From an optimization exercise on the open Yosys and OpenROAD flow, aimed at small area; shortcuts taken in it are not production practice.
Function was checked by simulation only, so behaviour that the tests miss may differ from the original.
Some runs may be left out. An edit can pass the tests and still lose a function that they never use.
No activity file was given, so power comes from the tool's default toggle rates.

<file path="flow/config.mk">
export PLATFORM = sky130hd
export DESIGN_NAME = TLD
export DESIGN_NICKNAME = TLD
export VERILOG_FILES = /design/flow/design.v
export SDC_FILE = /design/flow/constraint.sdc
export NUM_CORES = 4
export LEC_CHECK = 0
export CAP_MARGIN = 20
export CORE_MARGIN = 2
export CORE_UTILIZATION = 40
export SLEW_MARGIN = 20
</file>
<file path="flow/constraint.sdc">
create_clock -name core_clock -period 10.0 [get_ports {clk}]
set_input_delay 2.0000 -clock core_clock [delete_from_list [all_inputs] [get_ports {clk}]]
set_output_delay 2.0000 -clock core_clock [all_outputs]
set_load 0.01 [all_outputs]
</file>
<file path="flow/design.v">
`timescale 1ns / 1ps
module pulse(clk, rst, pls);
	input clk, rst;
	output pls;
	reg [3:0] counter;
	assign pls = (counter == 4'd9);
	always @(posedge clk, posedge rst)
		if (rst) counter <= 4'b0; else
		if (pls) counter <= 4'b0;
		else counter <= counter + 4'b1;
endmodule
`timescale 1ns / 1ps
module ShiftTenBit(clk, rst, sdi, out);
	input clk, rst, sdi;
	output [9:0] out;
	reg [9:0] out, nout;
	pulse PULSE (.clk(clk),
					 .rst(rst),
					 .pls(pls));
	always @ (posedge clk, posedge rst)
		if (rst) out <= 10'b0;
		else if (pls) out <= nout;
	always @ (*)
		nout = {sdi, out [9:1]};
endmodule
`timescale 1ns / 1ps
module PED(clk, rst, inc, sd);
	input clk, rst, sd;
	output inc;
	reg nq;
	reg [1:0] next;
	wire [9:0] out;
	ShiftTenBit STB (.clk(clk),
							.rst(rst),
							.out(out),
							.sdi(sd));
	assign inc = next[0] & !next[1];
	always @ (posedge clk, posedge rst)
		if (rst) next <= 2'b0;
		else next <= {next[0], nq};
	always @ (*) 
		if (out == 10'h3FF) nq = 1;
		else nq = 0;
endmodule
`timescale 1ns / 1ps
module Button(clk, rst, btn, out);
	input clk, rst, btn;
	output out;
	PED PED1	(.clk(clk),
				.rst(rst),
				.inc(test),
				.sd(btn));
	assign out = test;
endmodule
`timescale 1ns / 1ps
module count32(clk, rst, cnt, q);
	input clk, rst, cnt;
	output [31:0] q;
	reg [31:0] q;
	wire inc;
	wire [9:0] out;
	Button BT (.clk(clk),
					.rst(rst),
					.btn(cnt),
					.out(inc));
	always @(posedge clk, posedge rst)
		if (rst) q <= 32'b0; else
		if (inc) q <= q + 32'b1;
endmodule
`timescale 1ns / 1ps
module Rotation(clk, rst, rotate);
	input clk, rst;
	output rotate;
	reg [4:0] count;
	assign rotate = (count == 5'd19);
	always @(posedge clk, posedge rst)
		if (rst) count <= 5'b0; else
		if (rotate) count <= 5'b0;
		else count <= count + 5'b1;
endmodule
`timescale 1ns / 1ps
module Cathode(clk, rst, cath);
	input clk, rst;
	output reg [2:0] cath;
	Rotation RT1(.clk(clk), .rst(rst), .rotate(rotate));
	always @ (posedge clk, posedge rst)
		if (rst) cath <= 3'b0; else
		if (rotate) cath <= cath + 3'b1;
		else cath <= cath;
endmodule
`timescale 1ns / 1ps
module Multiplexer(clk, rst, out, d2);
	input clk, rst, d2;
	output reg [3:0] out;
	wire [2:0] cath;
	wire [31:0] Ci;
	Cathode CA (.clk(clk),
					.rst(rst),
					.cath(cath));
	count32 CO (.clk(clk),
					.rst(rst),
					.cnt(d2),
					.q(Ci));
	always @ (*)
		 begin
			  case (cath)
					3'b000  :   out = Ci[3:0];
					3'b001  :   out = Ci[7:4];
					3'b010  :   out = Ci[11:8];
					3'b011  :   out = Ci[15:12];
					3'b100  :   out = Ci[19:16];
					3'b101  :   out = Ci[23:20];
					3'b110  :   out = Ci[27:24];
					3'b111  :   out = Ci[31:28];
					default :   out = 4'h0;
			  endcase
		 end
endmodule
`timescale 1ns / 1ps
module Hex_7(clk, rst, Ca, d3);
	input clk, rst, d3;
	output reg [7:0] Ca;
	wire [3:0] HexVal;
	Multiplexer M81 (.clk(clk), .rst(rst), .out(HexVal), .d2(d3));
	always @ (*)
		case(HexVal)
			4'h0: Ca = 8'hC0;
			4'h1: Ca = 8'hF9;
			4'h2: Ca = 8'hA4;
			4'h3: Ca = 8'hB0;
			4'h4: Ca = 8'h99;
			4'h5: Ca = 8'h92;
			4'h6: Ca = 8'h82;
			4'h7: Ca = 8'hF8;
			4'h8: Ca = 8'h80;
			4'h9: Ca = 8'h98;
			4'hA: Ca = 8'h88;
			4'hB: Ca = 8'h83;
			4'hC: Ca = 8'hC6;
			4'hD: Ca = 8'hA1;
			4'hE: Ca = 8'h86;
			4'hF: Ca = 8'h8E;
		default: Ca = 8'hFF;
		endcase
endmodule
`timescale 1ns / 1ps
module Anodes(clk, rst, Anode);
	input clk, rst;
	output [7:0] Anode;
	reg [7:0] Anode,nAnode;
	Rotation RT2 (.clk(clk), .rst(rst), .rotate(rotate));
	always @(posedge clk, posedge rst)
		if (rst) Anode <= 8'hfe;	else 
		if (rotate) Anode <= nAnode;
	always @(*)
		case (Anode)
			8'hFE: 	nAnode = 8'hFD;
			8'hFD: 	nAnode = 8'hFB;
			8'hFB: 	nAnode = 8'hF7;
			8'hF7: 	nAnode = 8'hEF;
			8'hEF: 	nAnode = 8'hDF;
			8'hDF: 	nAnode = 8'hBF;
			8'hBF: 	nAnode = 8'h7F;
			8'h7F: 	nAnode = 8'hFE;
		default: 	nAnode = 8'hFF;
		endcase
endmodule
`timescale 1ns / 1ps
module TLD(clk, rst, Anode, Cathode, signal);
	input clk, rst, signal;
	output [7:0] Anode, Cathode;
	wire [7:0] Anode, Cathode;
	Anodes AN (.clk(clk),
				.rst(rst), 
				.Anode(Anode));
	Hex_7 HX (.clk(clk),
				.rst(rst),
				.Ca(Cathode),
				.d3(signal));
endmodule
</file>
<file path="flow/run.sh">
#!/bin/bash
# synth_recipe.tcl (not shown) runs the flow's synth.tcl, then flattens the netlist and writes it again
# the make line also repeats each setting of config.mk as NAME=value (left out here)
make -C /OpenROAD-flow-scripts/flow DESIGN_CONFIG=/design/flow/config.mk WORK_HOME=/design/flow/orfs CLKGATE_MAP_FILE= SYNTH_SCRIPT=/design/flow/synth_recipe.tcl finish
</file>
run_1/final_congestion.png
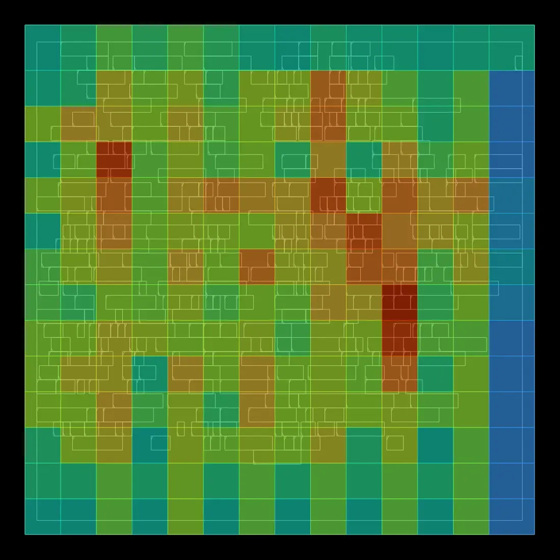
met2 Use GR: 0.226
Avg WL per Cell: 14.1 um

run_1/metal_stack.png
Bar = 20 um. Only two layers are drawn.
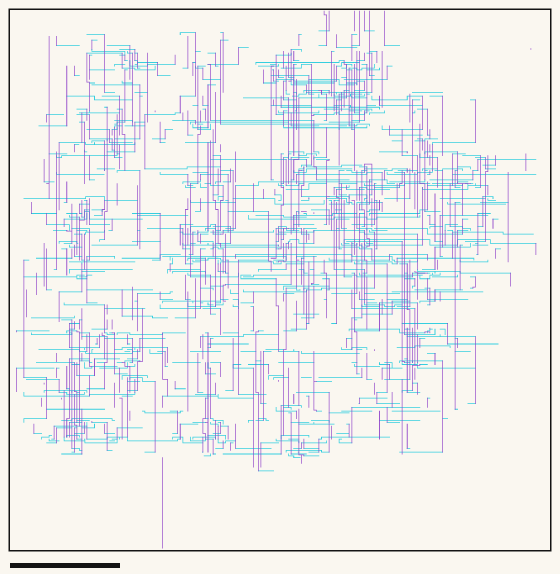
| layer | color | wire length |
|---|---|---|
| met1 | cyan | 3,160 um |
| met2 | purple | 3,040 um |

==> results.ini, run 1 <==
[outcome]
status=timing/DRC/antenna clean

[grt]
grt_max_degree=70
grt_pass1_vias=2462
grt_use_total=0.147

[floorplanning]
core_area_um2=8680
start_util=0.411
dieWidth_um=98.5
die_h_um=98.5

[yosys]
netlist_area_um2=3570
synth_compound_area_frac=0.0995
synthAdderAreaFrac=0.0526
yosys-top-cells-count=62 x dfrtp_1, 27 x nand2_1, 25 x nor2_1, 25 x xnor2_1, 17 x inv_1
synth_nets=350
async_reset_ff_frac=1.00
ys.flop_type=dfrtp_1
synth-xor-area-share=0.0932
synth_mux_area_frac=0.0575
ys_seq_area_frac=0.486
synth_cells=332
yosysWarnings=13

[drt]
dr_total_vias=2472
via_per_inst=5.30
ant_nets=0

[timing]
drv_slew=0
grt_setup_unrepaired=no
final-setup-viol-count=0
fin_crit_ns=5.40
slew_headroom=0.435

[clock_network]
cts_max_level=3
cts_buffers=9
clk_path_buf_depth=2
cts_setup_buffers=0
cts_tree=done

[hold_path]
hold_path_end=HX.M81.CO.BT.PED1.next[1]
hp-class=reg2reg
whs_path_depth=0

[run]
cap_violations=0

[setup_path]
cp-start-kind=flip-flop
crit_slowest_cell=clkdlybuf4s50_1
r2r_cells=6
endpoint=Cathode[3]
crit_path_start=HX.M81.CA.cath[1]
cpPeakStageDelay_ns=0.58
crit_path_cell_trace=inv_1, ha_1, or3_1, o22ai_1, ha_1, mux2i_1, a221oi_1, clkdlybuf4s50_1

[placement]
dp_hpwl_mm=4.62
numPlacedInstances=450
port_buffers=17

[final_layout]
drive_gt1_frac=0.128
finalInstanceArea_um2=4050
area_delta_synth_final_pct=13.3
fin_cells=466

[pwr]
ir_drop_v=0.000126
switchingPower_mw=0.119

run_1/registers.png
Bar = 20 um. Other sequential cells in the stronger gray, the rest of the logic in the fainter gray.
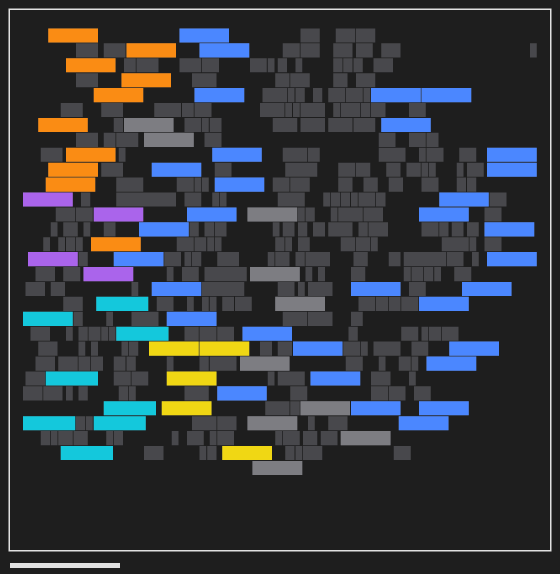
| signal | color | sequential cells |
|---|---|---|
| AN.Anode | cyan | 8 |
| AN.RT2.count | yellow | 5 |
| HX.M81.CO.q | blue | 32 |
| HX.M81.CO.BT.PED1.STB.out | orange | 10 |
| HX.M81.CO.BT.PED1.STB.PULSE.counter | purple | 4 |

run_1/gate_families.png
Bar = 20 um.
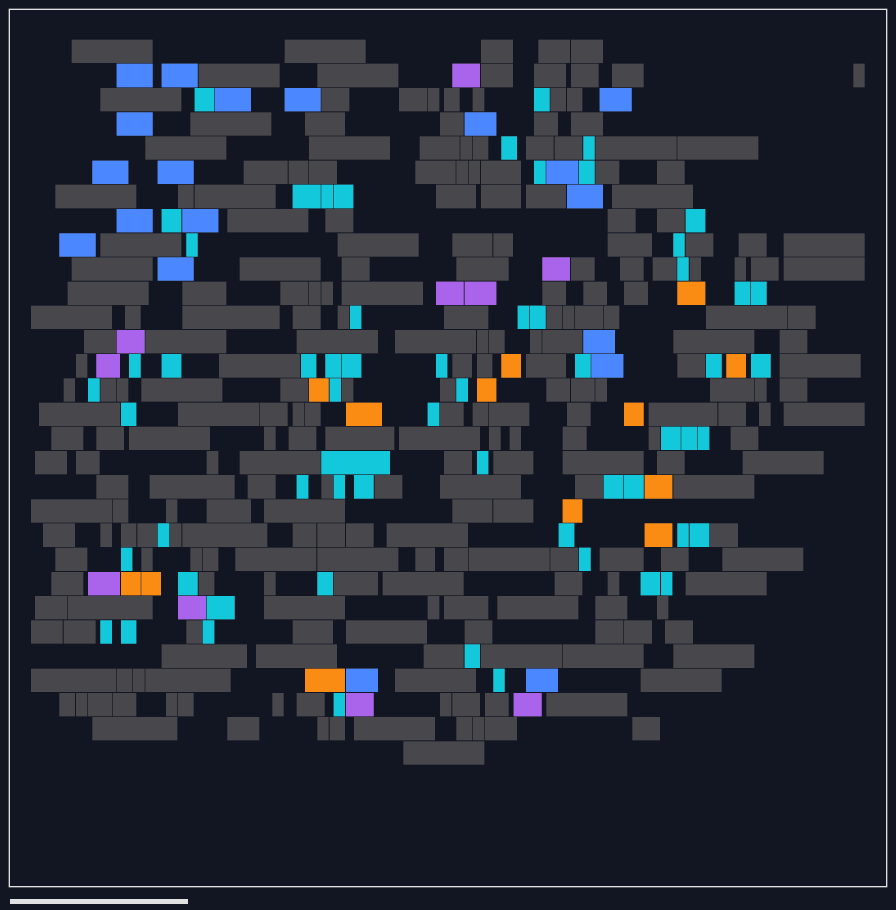
| family | color | cells | most used |
|---|---|---|---|
| NAND gates | cyan | 60 | nand2_1 |
| AND and OR gates | orange | 13 | or2_1 |
| AND-OR and OR-AND gates | purple | 10 | a22o_1 |
| multiplexers | blue | 19 | mux2_2 |

## run 1: state kept, by name, summed over array words and instances (netlist names)
name                                 cells
HX.M81.CA.cath                           3
HX.M81.CO.BT.PED1.STB.PULSE.counter      4
AN.Anode                                 8
HX.M81.CO.q                             32
HX.M81.CO.BT.PED1.next                   2
HX.M81.CO.BT.PED1.STB.out               10
AN.RT2.count                             5
HX.M81.CA.RT1.count                      5
## run 1: power by group through the flow
stage	Combinational, mW	Sequential (mW)	Clock [mW]
global placement	0.00793	0.286	0
CTS	0.00823	0.280	0.238
global route	0.00915	0.280	0.246
detailed placement	0.00817	0.286	0
finish	0.00758	0.280	0.230
floorplan	0.00546	0.286	0
## run 1: layer usage
metal	vias to the layer above	wire (um)	global-route usage
li1	1215	-	-
met1	1204	3160	0.200
met2	36	3040	0.226
met3	17	243	0.0447
met4	0	131	0.0495
met5	-	0	0
## run 1: cell type report
type	count	area [um^2]
fillers	841	4630
multi-input cells	237	1730
clock buffers	10	128
well taps	108	135
clock inverters	6	71.3
flip-flops and latches	69	1740
inverters	17	63.8
repair buffers	19	185
==> run 2, diff against run 1 <==
==> flow/design.v (replaced) <==
module TLD(clk, rst, Anode, Cathode, signal);
	input clk, rst, signal;
	output [7:0] Anode, Cathode;
	reg [7:0] Anode, Cathode;
	reg [3:0] pre;
	reg [3:0] ph;
	reg [3:0] run;
	reg [31:0] q;
	wire pls = (pre == 4'd9);
	wire inc = (run == 4'd10) && (pre == 4'd1);
	always @(posedge clk, posedge rst)
		if (rst) pre <= 4'd0;
		else if (pls) pre <= 4'd0;
		else pre <= pre + 4'd1;
	always @(posedge clk, posedge rst)
		if (rst) ph <= 4'd0;
		else if (pls) ph <= ph + 4'd1;
	always @(posedge clk, posedge rst)
		if (rst) run <= 4'd0;
		else if (pls) begin
			if (!signal) run <= 4'd0;
			else if (run != 4'd11) run <= run + 4'd1;
		end
	wire [32:0] t;
	assign t[0] = inc;
	genvar i;
	generate for (i = 0; i < 32; i = i + 1) begin : g_cnt
		assign t[i+1] = t[i] & q[i];
		always @(posedge clk, posedge rst)
			if (rst) q[i] <= 1'b0;
			else q[i] <= q[i] ^ t[i];
	end endgenerate
	wire [2:0] d = ph[3:1];
	wire [3:0] hex = q[{d, 2'b00} +: 4];
	always @(*) begin
		Anode = 8'hFF;
		Anode[d] = 1'b0;
	end
	always @(*)
		case (hex)
			4'h0: Cathode = 8'hC0;
			4'h1: Cathode = 8'hF9;
			4'h2: Cathode = 8'hA4;
			4'h3: Cathode = 8'hB0;
			4'h4: Cathode = 8'h99;
			4'h5: Cathode = 8'h92;
			4'h6: Cathode = 8'h82;
			4'h7: Cathode = 8'hF8;
			4'h8: Cathode = 8'h80;
			4'h9: Cathode = 8'h98;
			4'hA: Cathode = 8'h88;
			4'hB: Cathode = 8'h83;
			4'hC: Cathode = 8'hC6;
			4'hD: Cathode = 8'hA1;
			4'hE: Cathode = 8'h86;
			default: Cathode = 8'h8E;
		endcase
endmodule
==> flow/flow/run.sh (new file) <==
#!/bin/bash
# Standard ORFS layout with two changes: the port buffers are the smallest
# buffer (buf_1), and clock tree synthesis adds no dummy loads.
set -euo pipefail
export BUFFER_PORTS_ARGS="-buffer_cell sky130_fd_sc_hd__buf_1"
export CTS_ARGS="-sink_clustering_enable -repair_clock_nets -dont_use_dummy_load"
bash standard.sh > standard.log 2>&1
==> flow/standard.sh (new file) <==
#!/bin/bash
# synth_recipe.tcl (not shown) runs the flow's synth.tcl, then flattens the netlist and writes it again
# the make line also repeats each setting of config.mk as NAME=value (left out here)
make -C /OpenROAD-flow-scripts/flow DESIGN_CONFIG=/design/flow/config.mk WORK_HOME=/design/flow/orfs CLKGATE_MAP_FILE= SYNTH_SCRIPT=/design/flow/synth_recipe.tcl "${@:-finish}"
--- a/flow/config.mk
+++ b/flow/config.mk
@@ -9,3 +9,3 @@
 export CORE_MARGIN = 2
-export CORE_UTILIZATION = 40
+export CORE_UTILIZATION = 60
 export SLEW_MARGIN = 20
removed: flow/run.sh
run_2/registers.png
Bar = 20 um. Other sequential cells in the stronger gray, the rest of the logic in the fainter gray.
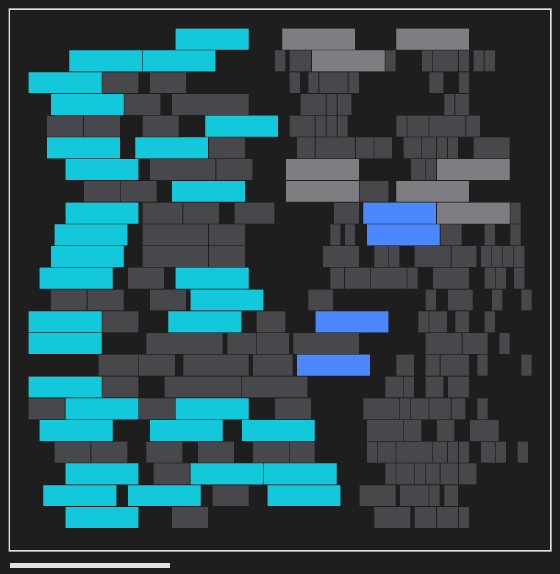
| signal | color | sequential cells |
|---|---|---|
| q | cyan | 32 |
| ph | blue | 4 |
not colored: 8

==> run 2 against run 1 <==
Compared with the run above:
- final cell count is 44% lower
- area after synthesis is 32% lower
- wire length is 42% lower
- power is 45% lower
- largest power group unchanged
==> results.ini, run 2 <==
[outcome]
status=timing/DRC/antenna clean

[final_layout]
inverters=11  ; -6
multi_input_area_share=0.477  ; +0.0504
sh_seq_area=0.428  ; -0.00107
finalInstanceArea_um2=2570  ; -36%
area_delta_synth_final_pct=6.14
ff_latch_area_um2=1100  ; -37%
clkbuf_count=5  ; -5
dominant_cells=multi-input gates
seq_cells=44  ; -36%
drive_gt1_frac=0.0766  ; -0.0519
multi_input_area_um2=1230  ; -29%
buffers=18  ; -1
regMostFlops=q

[yosys]
netlist_area_um2=2420  ; -32%
ys.flop_type=dfrtp_1
yosys-top-cells-count=44 x dfrtp_1, 43 x ha_1, 21 x nand2_1
synthAdderAreaFrac=0.222  ; +0.169
synth_compound_area_frac=0.0521  ; -0.0474
yosysWarnings=1  ; -12
ys_seq_area_frac=0.454  ; -0.0319
synth_cells=192  ; -42%

[setup_path]
cpPeakStageDelay_ns=0.40  ; -0.18 ns
r2r_cells=35  ; +29
endpoint=q[31]
crit_slowest_cell=dfrtp_1
cp-start-kind=flip-flop

[timing]
fin_crit_ns=6.71  ; +1.31 ns
final-setup-viol-count=0  ; unchanged
drv_slew=0  ; unchanged

[clock_network]
cts_buffers=5  ; -4
clk_path_buf_depth=2  ; unchanged
cts_setup_buffers=0  ; unchanged
cts_max_level=2  ; -1

[drt]
wl_per_cell_um=14.6  ; +3.5%
dr_total_vias=1407  ; -43%
via_per_inst=5.43  ; +2.4%
ant_nets=0  ; unchanged

[floorplanning]
dieWidth_um=67.6  ; -31%
core_area_um2=3940  ; -55%
die_h_um=67.6  ; -31%
rows=23

[pwr]
maxPowerGroup=sequential cells
comb_power_mw=0.00694  ; -8.4%
ir_drop_v=0.000107  ; -15%
seq_power_mw=0.180  ; -36%

[hold_path]
whs_path_depth=1  ; +1
hold_path_end=q[31]

[grt]
grt_use_total=0.195  ; +0.0475
grt_pass1_vias=1421  ; -42%
grt_max_degree=45  ; -36%

[placement]
dp_hpwl_mm=2.94  ; -36%

run_2/cell_classes.png
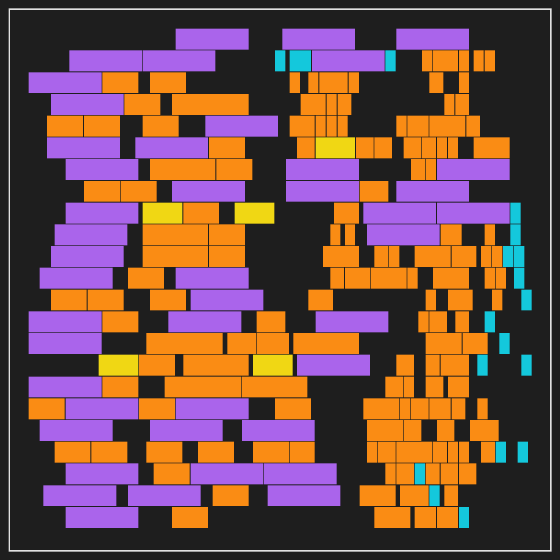
| class | color | cells |
|---|---|---|
| cells driving clock nets | yellow | 5 |
| other buffers and delay cells | cyan | 18 |
| flops | purple | 44 |
| all other logic | orange | 142 |

-- run 2: cell types whose count changed after synthesis, moves of 11 or more --
cell and change:
dfrtp_1 -18, ha_1 +28, nand3_1 -13, nand4_1 -11
nor2_1 -22, xnor2_1 -21
-- run 2: metrics by stage --
step / instances / hold slack, ns / setup WS [ns]
3_3_place_gp: 254 / 0.470 / 3.42
3_5_place_dp: 254 / 0.473 / 3.28
5_1_grt: 259 / 0.516 / 2.92
2_1_floorplan: 192 / 0.437 / 3.70
6_report: 259 / 0.480 / 3.29
4_1_cts: 259 / 0.491 / 3.21
-- run 2: routing by layer --
metal | wire [um] | global-route usage | part of all wire | vias up
li1 | - | - | - | 715
met1 | 1860 | 0.258 | 0.49 | 668
met2 | 1770 | 0.322 | 0.47 | 20
met3 | 116 | 0.0500 | 0.031 | 4
met4 | 35 | 0.0459 | 0.0093 | 0
met5 | 0 | 0 | 0 | -
-- run 2: worst register-to-register path: cells and delay by family (launching register included) --
family	cells	cell delay (ns)
adders and majority gates	32	5.86
DFF	1	0.40
and+or+nand+nor	1	0.15
xor gates and xnor gates	1	0.14
buffers and inverters	1	0.07
==> run 3, diff against run 2 <==
==> flow/run.sh (new file) <==
#!/bin/bash
# synth_recipe.tcl (not shown) runs the flow's synth.tcl, then flattens the netlist and writes it again
# the make line also repeats each setting of config.mk as NAME=value (left out here)
make -C /OpenROAD-flow-scripts/flow DESIGN_CONFIG=/design/flow/config.mk WORK_HOME=/design/flow/orfs CLKGATE_MAP_FILE= SYNTH_SCRIPT=/design/flow/synth_recipe.tcl finish
--- a/flow/config.mk
+++ b/flow/config.mk
@@ -9,3 +9,3 @@
 export CORE_MARGIN = 2
-export CORE_UTILIZATION = 60
+export CORE_UTILIZATION = 40
 export SLEW_MARGIN = 20
removed: flow/flow/run.sh
removed: flow/standard.sh
run_3/registers.png
Bar = 20 um. Other sequential cells in the stronger gray, the rest of the logic in the fainter gray.
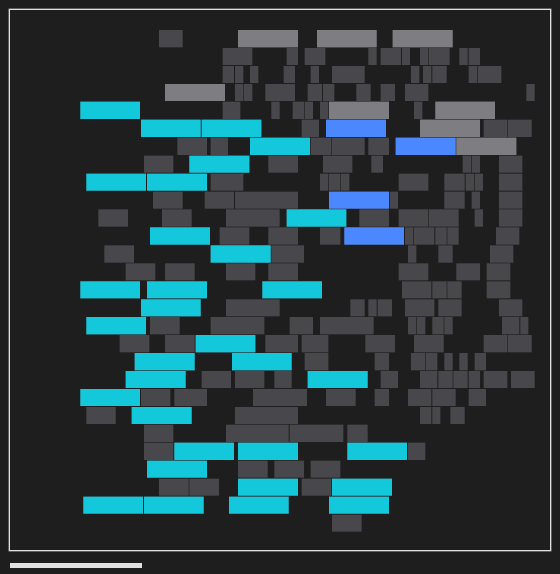
| signal | color | sequential cells |
|---|---|---|
| q | cyan | 32 |
| ph | blue | 4 |
not colored: 8

==> run 3 against run 2 <==
Compared with the run above:
- setup slack better by 0.021 ns
- still clean on timing, DRC and antenna
- sequential cell count stayed put
- final area is 6.5% higher
- power is 7.4% higher
- final cell count is 11% higher
- critical endpoint unchanged
- sequential power hardly changed
- clock power is 21% higher
==> results.ini, run 3 <==
[pwr]
seq_power_mw=0.180  ; about the same
comb_power_mw=0.00761  ; +9.7%
ir_drop_v=0.0000502  ; -53%
maxPowerGroup=sequential cells

[final_layout]
drive_gt1_frac=0.0896  ; +0.0131
finalInstanceArea_um2=2740  ; +6.5%
area_delta_synth_final_pct=13.0
fin_cells=287  ; +11%

[yosys]
yosysWarnings=1  ; unchanged
yosys-top-cells-count=44 x dfrtp_1, 43 x ha_1, 21 x nand2_1
ys.flop_type=dfrtp_1
netlist_area_um2=2420  ; unchanged
ys_seq_area_frac=0.454  ; unchanged
synth_cells=192  ; unchanged

[timing]
worst_hold_slack_ns=0.469  ; -0.0113 ns
setup_slack_ns=3.31  ; +0.0206 ns

[placement]
numPlacedInstances=279  ; +9.8%
pre_cts_slack_ns=3.24  ; -0.0389 ns
dp_hpwl_mm=2.95  ; +0.30%

[setup_path]
crit_slowest_cell=dfrtp_1
cp-start-kind=flip-flop
cpPeakStageDelay_ns=0.40  ; about the same

[hold_path]
whs_path_depth=1  ; unchanged

[grt]
grt_pass1_vias=1416  ; -0.35%
grt_max_degree=45  ; unchanged
grt_use_total=0.135  ; -0.0596

[clock_network]
cts_setup_buffers=0  ; unchanged
cts_buffers=5  ; unchanged
cts_max_level=2  ; unchanged
clk_path_buf_depth=2  ; unchanged

[drt]
via_per_inst=5.07  ; -6.7%

[floorplanning]
die_h_um=81.9  ; +21%
rows=28  ; +22%

[outcome]
status=timing/DRC/antenna clean

run_3/metal_stack.png
Bar = 20 um. Only two layers are drawn.
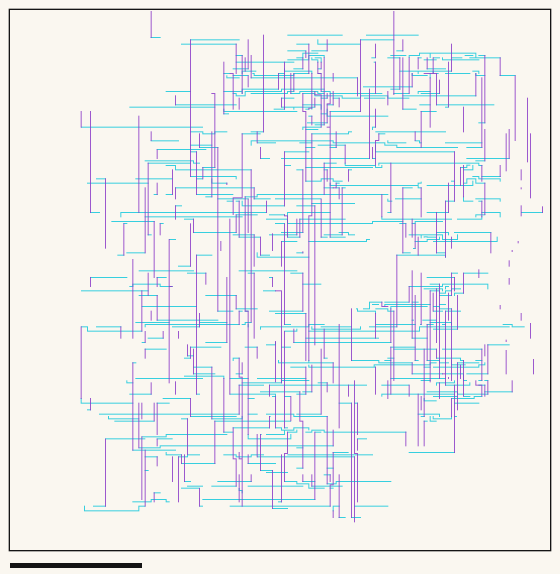
| layer | color | wire length |
|---|---|---|
| met1 | cyan | 1,960 um |
| met2 | purple | 1,670 um |

run 3: cell type report:
type	count	area [um^2]
Inverter	11	41.3
Clock buffer	6	82.6
Timing Repair Buffer	18	178
Sequential cell	44	1100
Tap cell	75	93.8
Fill cell	547	3150
Clock inverter	2	15.0
Multi-Input combinational cell	131	1230
run 3: worst paths after layout:
path | start | endpoint | slack, ns
max | run[0] | q[31] | 3.31
max in group asynchronous | rst | q[7] | 7.48
min | q[31] | q[31] | 0.47
min reg2reg | q[31] | q[31] | 0.47
min in group asynchronous | rst | q[16] | 2.14
max reg2reg | run[0] | q[31] | 3.31
run 3: kinds of logic after synthesis:
kind of cell	count (synthesis)	synth area share
AO/OA/AOI/OAI	21	0.0521
buffers and inverters	17	0.0392
other	1	0.00155
XOR/XNOR	7	0.0253
flip-flops	44	0.454
AND/OR/NAND/NOR	44	0.0924
adder cells (fa/ha/maj)	43	0.222
multiplexers	15	0.114
run 3: routing by layer:
metal / part of all wire / vias to the layer above / track usage
met3: 0.038 / 6 / 0.0297
met2: 0.43 / 29 / 0.200
met4: 0.016 / 0 / 0.0550
met5: 0 / - / 0
li1: - / 719 / -
met1: 0.51 / 700 / 0.191
==> run 4, diff against run 3 <==
==> flow/flow/run.sh (new file) <==
#!/bin/bash
# Standard ORFS layout with these changes: the port buffers are the smallest
# buffer (buf_1), and clock tree synthesis clusters all the flip-flops under
# few buffers and adds no dummy loads.
set -euo pipefail
export BUFFER_PORTS_ARGS="-buffer_cell sky130_fd_sc_hd__buf_1"
export CTS_ARGS="-sink_clustering_enable -sink_clustering_size 50 -sink_clustering_max_diameter 400 -repair_clock_nets -dont_use_dummy_load -root_buf sky130_fd_sc_hd__clkbuf_8 -buf_list sky130_fd_sc_hd__clkbuf_8"
bash standard.sh > standard.log 2>&1
==> flow/standard.sh (new file) <==
#!/bin/bash
# synth_recipe.tcl (not shown) runs the flow's synth.tcl, then flattens the netlist and writes it again
# the make line also repeats each setting of config.mk as NAME=value (left out here)
make -C /OpenROAD-flow-scripts/flow DESIGN_CONFIG=/design/flow/config.mk WORK_HOME=/design/flow/orfs CLKGATE_MAP_FILE= SYNTH_SCRIPT=/design/flow/synth_recipe.tcl "${@:-finish}"
--- a/flow/config.mk
+++ b/flow/config.mk
@@ -9,3 +9,3 @@
 export CORE_MARGIN = 2
-export CORE_UTILIZATION = 40
+export CORE_UTILIZATION = 60
 export SLEW_MARGIN = 20
removed: flow/run.sh
run_4/gate_families.png
Bar = 20 um.
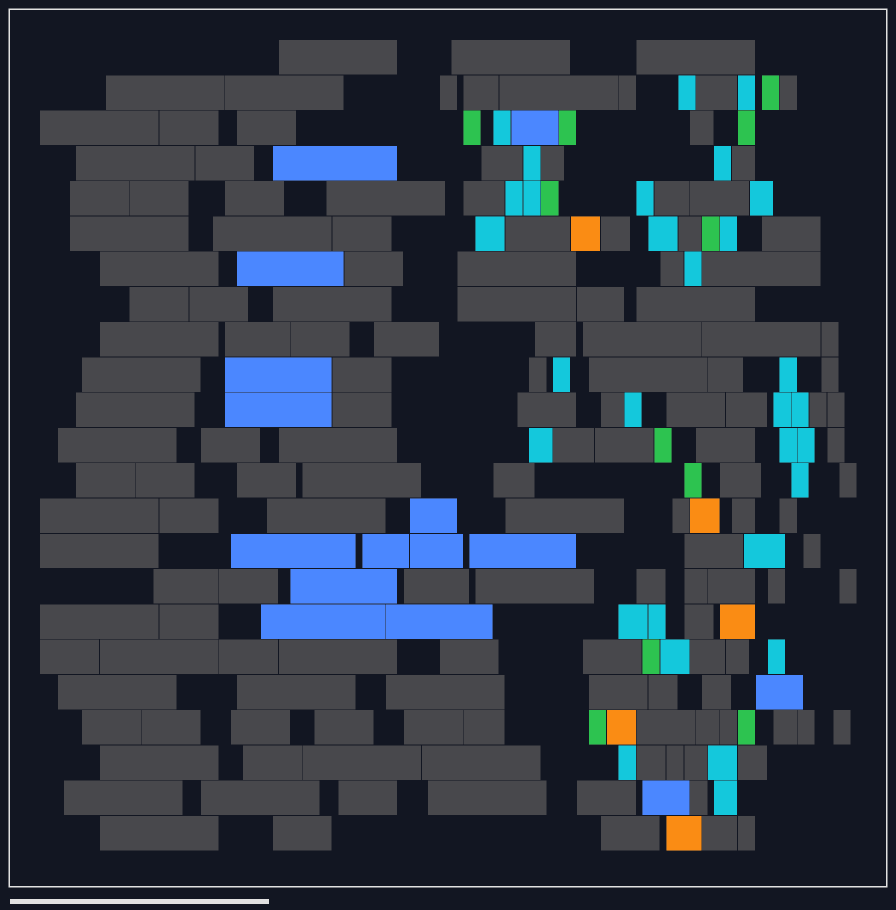
| family | color | cells |
|---|---|---|
| AND and OR gates | orange | 5 |
| inverters | green | 11 |
| NAND gates | cyan | 30 |
| multiplexers | blue | 15 |

==> run 4 against run 3 <==
Compared with the run above:
- still clean on timing, DRC and antenna
- register-to-register slack got worse by 0.02 ns
- count of clock-buffer cells in the layout shrank 1
- sequential power hardly changed
- critical endpoint unchanged
- highest routed layer unchanged
==> results.ini, run 4 <==
[outcome]
status=timing/DRC/antenna clean

[hold_path]
hold_path_end=q[31]
hp-start=q[31]
whs_path_depth=1  ; unchanged
hp-class=reg2reg

[yosys]
synth_top_family_by_area=adder cells
synth-xor-area-share=0.0253  ; unchanged
yosysWarnings=1  ; unchanged
synthAdderAreaFrac=0.222  ; unchanged
synth_compound_area_frac=0.0521  ; unchanged
yosys-top-cells-count=44 x dfrtp_1, 43 x ha_1, 21 x nand2_1
ys.flop_type=dfrtp_1
ys_seq_area_frac=0.454  ; unchanged
netlist_area_um2=2420  ; unchanged
ys_ff_latch=44
synth_cells=192  ; unchanged
synth_mux_area_frac=0.114  ; unchanged
synth_simple_gate_area_share=0.0924  ; unchanged

[setup_path]
cpPeakStageDelay_ns=0.40  ; about the same
r2r_start=run[0]
r2r_end=q[31]
crit_slowest_cell=dfrtp_1
cp.arrival_ns=6.88
worstSetupEndpointType=flip-flop
cp-start-kind=flip-flop
reg2reg_slack_ns=3.29  ; -0.02 ns

[floorplanning]
die_h_um=67.6  ; -17%
rows=23  ; -18%

[grt]
grt_pass1_wl_mm=6.49
grt_pass1_vias=1421  ; +0.35%
grt_max_degree=45  ; unchanged

[placement]
dp_hpwl_mm=2.94  ; -0.29%
numPlacedInstances=254  ; -9.0%
pre_cts_slack_ns=3.28  ; +0.0389 ns

[final_layout]
drive_gt1_frac=0.0766  ; -0.0131
area_delta_synth_final_pct=6.14
finalInstanceArea_um2=2570  ; -6.1%
fin_cells=259  ; -9.8%
mostFrequentLayoutCell=dfrtp_1

[drt]
via_per_inst=5.43  ; +7.2%
met1Wirelength_mm=1.86  ; -5.4%
met3_length_um=116  ; -21%
dr.max_layer_used=met4
wl_met2_mm=1.77  ; +6.0%
wl_mm=3.78
dr.first_iter.drc_count=47

[clock_network]
clk_path_buf_depth=2  ; unchanged
cts_buffers=5  ; unchanged
cts_max_level=2  ; unchanged
cts_tree=done
cts_setup_buffers=0  ; unchanged

[timing]
fmax_ghz=0.149
finClkSkew_ns=0.0186
worst_hold_slack_ns=0.480  ; +0.0113 ns
setup_slack_ns=3.29  ; -0.0206 ns

[pwr]
ir_drop_v=0.000107  ; +110%
p_leak_nw=1.42
p_per_area_nw_per_um2=110

run_4/final_congestion.png
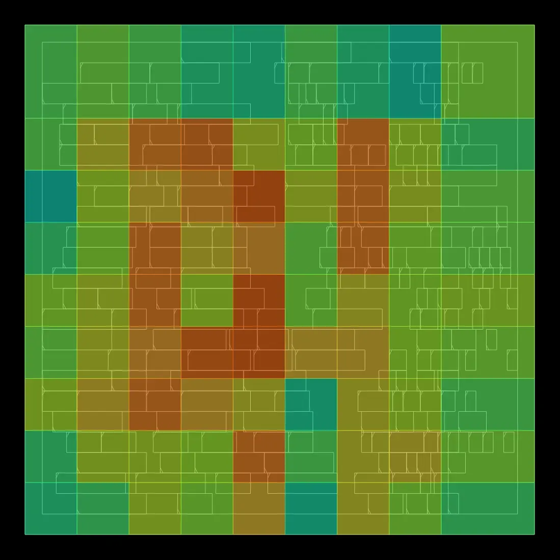
GRT Max-Usage Layer: met2
met2 Use GR: 0.322
Avg WL per Cell: 14.6 um
GRT Total Usage: 0.195

run 4: cell counts after synthesis:
No cell type changed its count.
run 4: how the worst max path moves through the flow:
stage,startpoint,end
global placement,run[0],q[31]
CTS,run[0],q[31]
finish,run[0],q[31]
floorplan,run[0],q[31]
detailed placement,run[0],q[31]
global route,run[0],q[31]
run 4: area by class of cell:
| cell class | instances | area (um^2) |
|---|---|---|
| multi-input cells | 131 | 1230 |
| inverters | 11 | 41.3 |
| well taps | 50 | 62.6 |
| repair buffers | 18 | 71.3 |
| fillers | 300 | 1370 |
| clock buffers | 5 | 68.8 |
| flip-flops and latches | 44 | 1100 |
run 4: metal layers:
| metal | track usage | vias to the layer above |
|---|---|---|
| met3 | 0.0500 | 4 |
| li1 | - | 715 |
| met5 | 0 | - |
| met1 | 0.258 | 668 |
| met2 | 0.322 | 20 |
| met4 | 0.0459 | 0 |
run 4: where the power goes:
group          switching (mW)  total [mW]  internal, mW
clock                  0.0519      0.0969        0.0450
combinational         0.00522     0.00694       0.00173
sequential           0.000911       0.180         0.179
--- run 5 (changed files replaced; the others as in run 4) ---
==> flow/design.v <==
module TLD(clk, rst, Anode, Cathode, signal);
	input clk, rst, signal;
	output [7:0] Anode, Cathode;
	reg [7:0] Anode, Cathode;
	reg [3:0] ph;
	reg [3:0] run;
	reg [31:0] q;
	reg [3:0] pre;
	wire pls = pre[3] & pre[0];
	wire p1 = ~pre[3] & ~pre[2] & ~pre[1] & pre[0];
	always @(posedge clk, posedge rst)
		if (rst) pre <= 4'd0;
		else if (pls) pre <= 4'd0;
		else pre <= pre + 4'd1;
	wire inc = (run == 4'd10) && p1;
	always @(posedge clk, posedge rst)
		if (rst) ph <= 4'd0;
		else if (pls) ph <= ph + 4'd1;
	always @(posedge clk, posedge rst)
		if (rst) run <= 4'd0;
		else if (pls) begin
			if (!signal) run <= 4'd0;
			else if (run != 4'd11) run <= run + 4'd1;
		end
	wire [32:0] t;
	assign t[0] = inc;
	genvar i;
	generate for (i = 0; i < 32; i = i + 1) begin : g_cnt
		assign t[i+1] = t[i] & q[i];
		always @(posedge clk, posedge rst)
			if (rst) q[i] <= 1'b0;
			else q[i] <= q[i] ^ t[i];
	end endgenerate
	wire [2:0] d = ph[3:1];
	always @(*) begin
		Anode = 8'hFF;
		Anode[d] = 1'b0;
	end
	wire [3:0] hex = q[{d, 2'b00} +: 4];
	always @(*)
		case (hex)
			4'h0: Cathode = 8'hC0;
			4'h1: Cathode = 8'hF9;
			4'h2: Cathode = 8'hA4;
			4'h3: Cathode = 8'hB0;
			4'h4: Cathode = 8'h99;
			4'h5: Cathode = 8'h92;
			4'h6: Cathode = 8'h82;
			4'h7: Cathode = 8'hF8;
			4'h8: Cathode = 8'h80;
			4'h9: Cathode = 8'h98;
			4'hA: Cathode = 8'h88;
			4'hB: Cathode = 8'h83;
			4'hC: Cathode = 8'hC6;
			4'hD: Cathode = 8'hA1;
			4'hE: Cathode = 8'h86;
			default: Cathode = 8'h8E;
		endcase
endmodule
==> flow/flow/run.sh <==
#!/bin/bash
# Layout flow: the standard synthesis, then the combinational logic is mapped
# again with an area-oriented ABC script (registers, their names and cell
# types are kept as the standard synthesis made them), then the standard ORFS
# layout with the smallest port buffers and a clock tree without dummy loads.
# Each tool writes its output to a log file of its own in this folder.
set -euo pipefail
W=$(pwd)
R=$W/orfs/results/$FLOW_PLATFORM/TLD/base
LIB=$FLOW_HOME/platforms/$FLOW_PLATFORM/lib/sky130_fd_sc_hd__tt_025C_1v80.lib
export BUFFER_PORTS_ARGS="-buffer_cell sky130_fd_sc_hd__buf_1"
export CTS_ARGS="-sink_clustering_enable -repair_clock_nets -dont_use_dummy_load"

bash standard.sh synth > synth.log 2>&1
cp $R/1_2_yosys.v $W/1_2_yosys.standard.v

DU=$(sed 's/^/-dont_use /' $W/flow/dont_use.txt | tr '\n' ' ')
cat > $W/reabc.ys <<EOY
read_liberty -ignore_miss_func -ignore_miss_dir $LIB
read_verilog $W/1_2_yosys.standard.v
hierarchy -top $FLOW_TOP
blackbox sky130_fd_sc_hd__df* sky130_fd_sc_hd__conb_1
flatten
opt -purge
abc -script $W/flow/reabc.abc -liberty $LIB $DU
opt_clean -purge
hilomap -singleton -hicell sky130_fd_sc_hd__conb_1 HI -locell sky130_fd_sc_hd__conb_1 LO
splitnets
opt_clean -purge
read_liberty -lib -overwrite $LIB
tee -o $W/reabc_stat.txt stat -liberty $LIB
write_verilog -noattr -nohex -nodec $R/1_2_yosys.v
EOY
yosys -s $W/reabc.ys > $W/reabc.log 2>&1
rm -f $R/1_synth.odb
bash standard.sh > standard.log 2>&1
==> flow/flow/dont_use.txt <==
sky130_fd_sc_hd__lpflow_bleeder_1
sky130_fd_sc_hd__lpflow_clkbufkapwr_1
sky130_fd_sc_hd__lpflow_clkbufkapwr_16
sky130_fd_sc_hd__lpflow_clkbufkapwr_2
sky130_fd_sc_hd__lpflow_clkbufkapwr_4
sky130_fd_sc_hd__lpflow_clkbufkapwr_8
sky130_fd_sc_hd__lpflow_clkinvkapwr_1
sky130_fd_sc_hd__lpflow_clkinvkapwr_16
sky130_fd_sc_hd__lpflow_clkinvkapwr_2
sky130_fd_sc_hd__lpflow_clkinvkapwr_4
sky130_fd_sc_hd__lpflow_clkinvkapwr_8
sky130_fd_sc_hd__lpflow_decapkapwr_12
sky130_fd_sc_hd__lpflow_decapkapwr_3
sky130_fd_sc_hd__lpflow_decapkapwr_4
sky130_fd_sc_hd__lpflow_decapkapwr_6
sky130_fd_sc_hd__lpflow_decapkapwr_8
sky130_fd_sc_hd__lpflow_inputiso0n_1
sky130_fd_sc_hd__lpflow_inputiso0p_1
sky130_fd_sc_hd__lpflow_inputiso1n_1
sky130_fd_sc_hd__lpflow_inputiso1p_1
sky130_fd_sc_hd__lpflow_inputisolatch_1
sky130_fd_sc_hd__lpflow_isobufsrc_1
sky130_fd_sc_hd__lpflow_isobufsrc_16
sky130_fd_sc_hd__lpflow_isobufsrc_2
sky130_fd_sc_hd__lpflow_isobufsrc_4
sky130_fd_sc_hd__lpflow_isobufsrc_8
sky130_fd_sc_hd__lpflow_isobufsrckapwr_16
sky130_fd_sc_hd__lpflow_lsbuf_lh_hl_isowell_tap_1
sky130_fd_sc_hd__lpflow_lsbuf_lh_hl_isowell_tap_2
sky130_fd_sc_hd__lpflow_lsbuf_lh_hl_isowell_tap_4
sky130_fd_sc_hd__lpflow_lsbuf_lh_isowell_4
sky130_fd_sc_hd__lpflow_lsbuf_lh_isowell_tap_1
sky130_fd_sc_hd__lpflow_lsbuf_lh_isowell_tap_2
sky130_fd_sc_hd__lpflow_lsbuf_lh_isowell_tap_4
sky130_fd_sc_hd__probe_p_8
sky130_fd_sc_hd__probec_p_8
==> flow/flow/reabc.abc <==
strash
&get -n
&deepsyn -T 60 -S 7
&put
balance -l; resub -K 6 -l; rewrite -l; resub -K 6 -N 2 -l; refactor -l; resub -K 8 -l; balance -l; resub -K 8 -N 2 -l; rewrite -l; resub -K 10 -l; rewrite -z -l; resub -K 10 -N 2 -l; balance -l; resub -K 12 -l; refactor -z -l; resub -K 12 -N 2 -l; rewrite -z -l; balance -l
dch -f
map -a
topo
run_5/gate_families.png
Bar = 20 um.
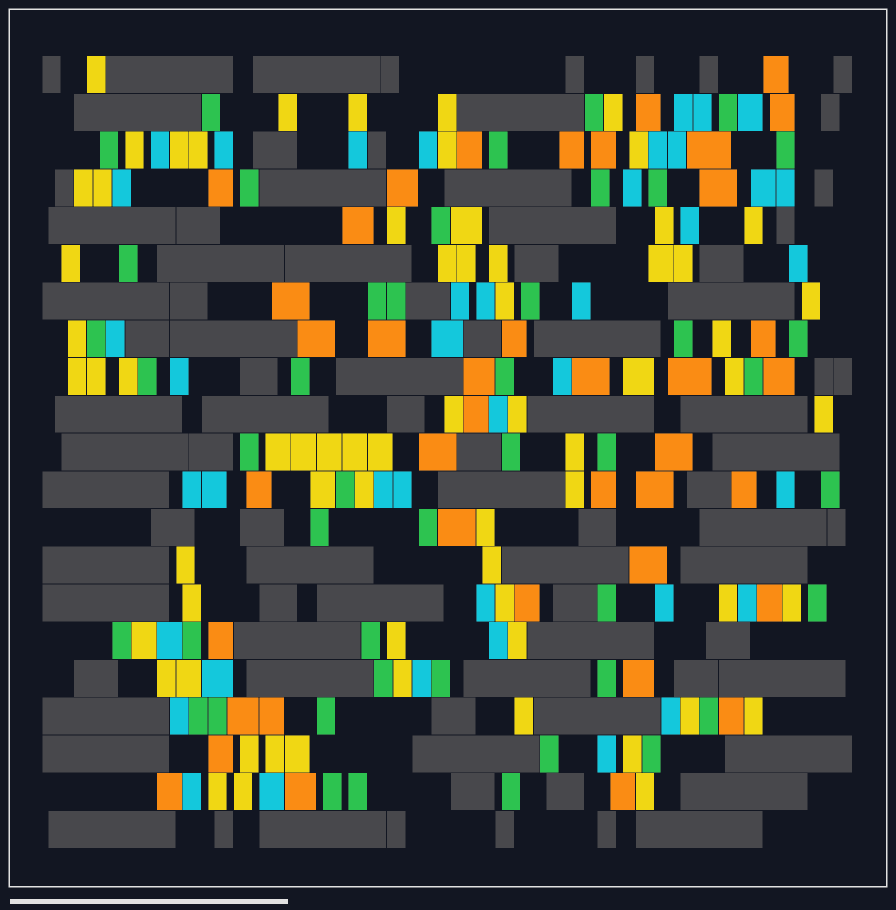
| family | color | cells | most used |
|---|---|---|---|
| NAND gates | cyan | 40 | nand2_1 |
| inverting AOI/OAI gates | orange | 40 | a21oi_1 |
| inverters | green | 45 | clkinv_1 |
| NOR gates | yellow | 66 | nor2_1 |

==> run 5 against run 4 <==
Compared with the run above:
- count of clock-buffer cells in the layout did not move
- first-iteration DRC count is 140% higher
- final area is 12% lower
- critical endpoint unchanged
==> results.ini, run 5 <==
[pwr]
maxPowerGroup=sequential cells
comb_power_mw=0.00823  ; +19%
clock_power_mw=0.0724  ; -25%
p_comb_frac=0.031  ; +0.007
p_per_area_nw_per_um2=116  ; +4.9%
power_frac_seq=0.692  ; +0.058
ir_drop_v=0.0000911  ; -15%
switchingPower_mw=0.0563  ; -3.0%

[final_layout]
finalInstanceArea_um2=2260  ; -12%
mostFrequentLayoutCell=nor2_1
drive_gt1_frac=0.0253  ; -0.0513

[yosys]
yosysWarnings=1  ; unchanged

[drt]
wl_mm=3.81  ; +0.85%

[clock_network]
cts_setup_buffers=0  ; unchanged
cts_tree=done
cts_max_level=2  ; unchanged
clk_path_buf_depth=2  ; unchanged

[setup_path]
r2r_start=pre[0]
cp.arrival_ns=6.02  ; -0.86 ns
crit_slowest_cell=dfrtp_1
reg2reg_slack_ns=4.23  ; +0.95 ns

[placement]
numPlacedInstances=318  ; +25%
pre_cts_slack_ns=4.24  ; +0.955 ns

[grt]
grt_max_degree=45  ; unchanged
grt_pass1_vias=1568  ; +10%

[hold_path]
whs_path_depth=1  ; unchanged
hp-start=q[31]
hold_path_end=q[31]

[floorplanning]
rows=21  ; -8.7%
die_h_um=63.1  ; -6.6%

[timing]
fmax_ghz=0.173  ; +16%

[outcome]
status=timing/DRC/antenna clean

run_5/registers.png
Bar = 20 um. Other sequential cells in the stronger gray, the rest of the logic in the fainter gray.
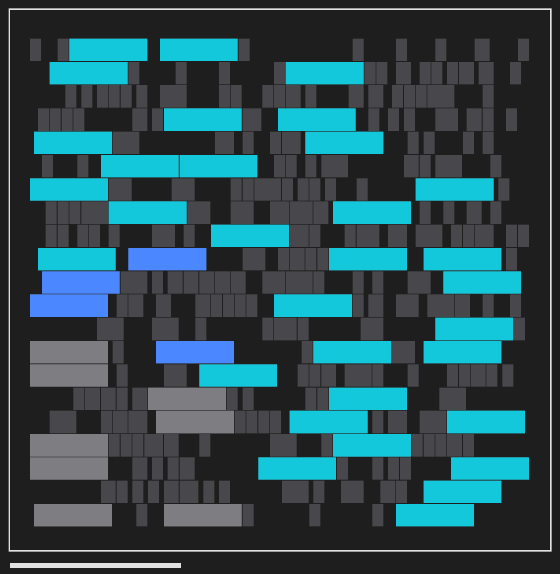
| signal | color | sequential cells | where |
|---|---|---|---|
| q | cyan | 32 | spread over the die |
| ph | blue | 4 | west |
not colored: 8

==> run 5: per-layer routing <==
metal | up-vias | part of all wire | GRT usage | wire length (um)
li1 | 870 | - | - | -
met1 | 717 | 0.50 | 0.318 | 1900
met2 | 32 | 0.44 | 0.340 | 1660
met4 | 0 | 0.016 | 0.0750 | 61
met5 | - | 0 | 0 | 0
met3 | 8 | 0.049 | 0.0607 | 185
==> run 5: cell type report <==
class | instances | area (um^2)
Fill cell | 307 | 1070
Multi-Input combinational cell | 165 | 828
Clock buffer | 5 | 37.5
Timing Repair Buffer | 18 | 71.3
Inverter | 45 | 169
Sequential cell | 44 | 1100
Tap cell | 46 | 57.6
==> run 5: worst max-delay path by stage <==
stage | endpoint | cells after the start | start | slack, ns
after CTS | q[31] | 42 | pre[0] | 4.22
after global placement | q[31] | 42 | pre[0] | 4.40
final | q[31] | 42 | pre[0] | 4.23
after floorplan | q[31] | 42 | pre[0] | 5.10
after detailed placement | q[31] | 42 | pre[0] | 4.24
after global routing | q[31] | 42 | pre[0] | 3.19

## what the ideal ports hide
The flow's constraints put no driver on any port. The routed layouts listed below were extracted and timed again, unchanged, in two steps.
Step 1 assumes that a clkbuf_16 drives the clock port and a buf_2 every other input.
Step 2 moves the port delays by t, midway between the first and last clock arrival at a register: inputs arrive t later, outputs are due t later. That takes back most of the time a late clock gives input paths.
Three values: ideal, step 1, step 2; two values: the first two.
run	shift t [ns]	setup slack, ns	slew at the worst register clock pin (ns)	worst slew at a driven data input, ns	cell pins on the clock port's net
run 1	0.379	4.599 / 4.571 / 4.950	0.08 / 0.08	0.03	1
run 2	0.306	3.287 / 3.287 / 3.287	0.08 / 0.08	0.03	1
run 3	0.324	3.307 / 3.307 / 3.307	0.09 / 0.09	0.03	1
run 4	0.306	3.287 / 3.287 / 3.287	0.08 / 0.08	0.03	1
run 5	0.359	4.234 / 4.234 / 4.234	0.12 / 0.12	0.03	1
After both steps setup and hold are still met in every run listed.
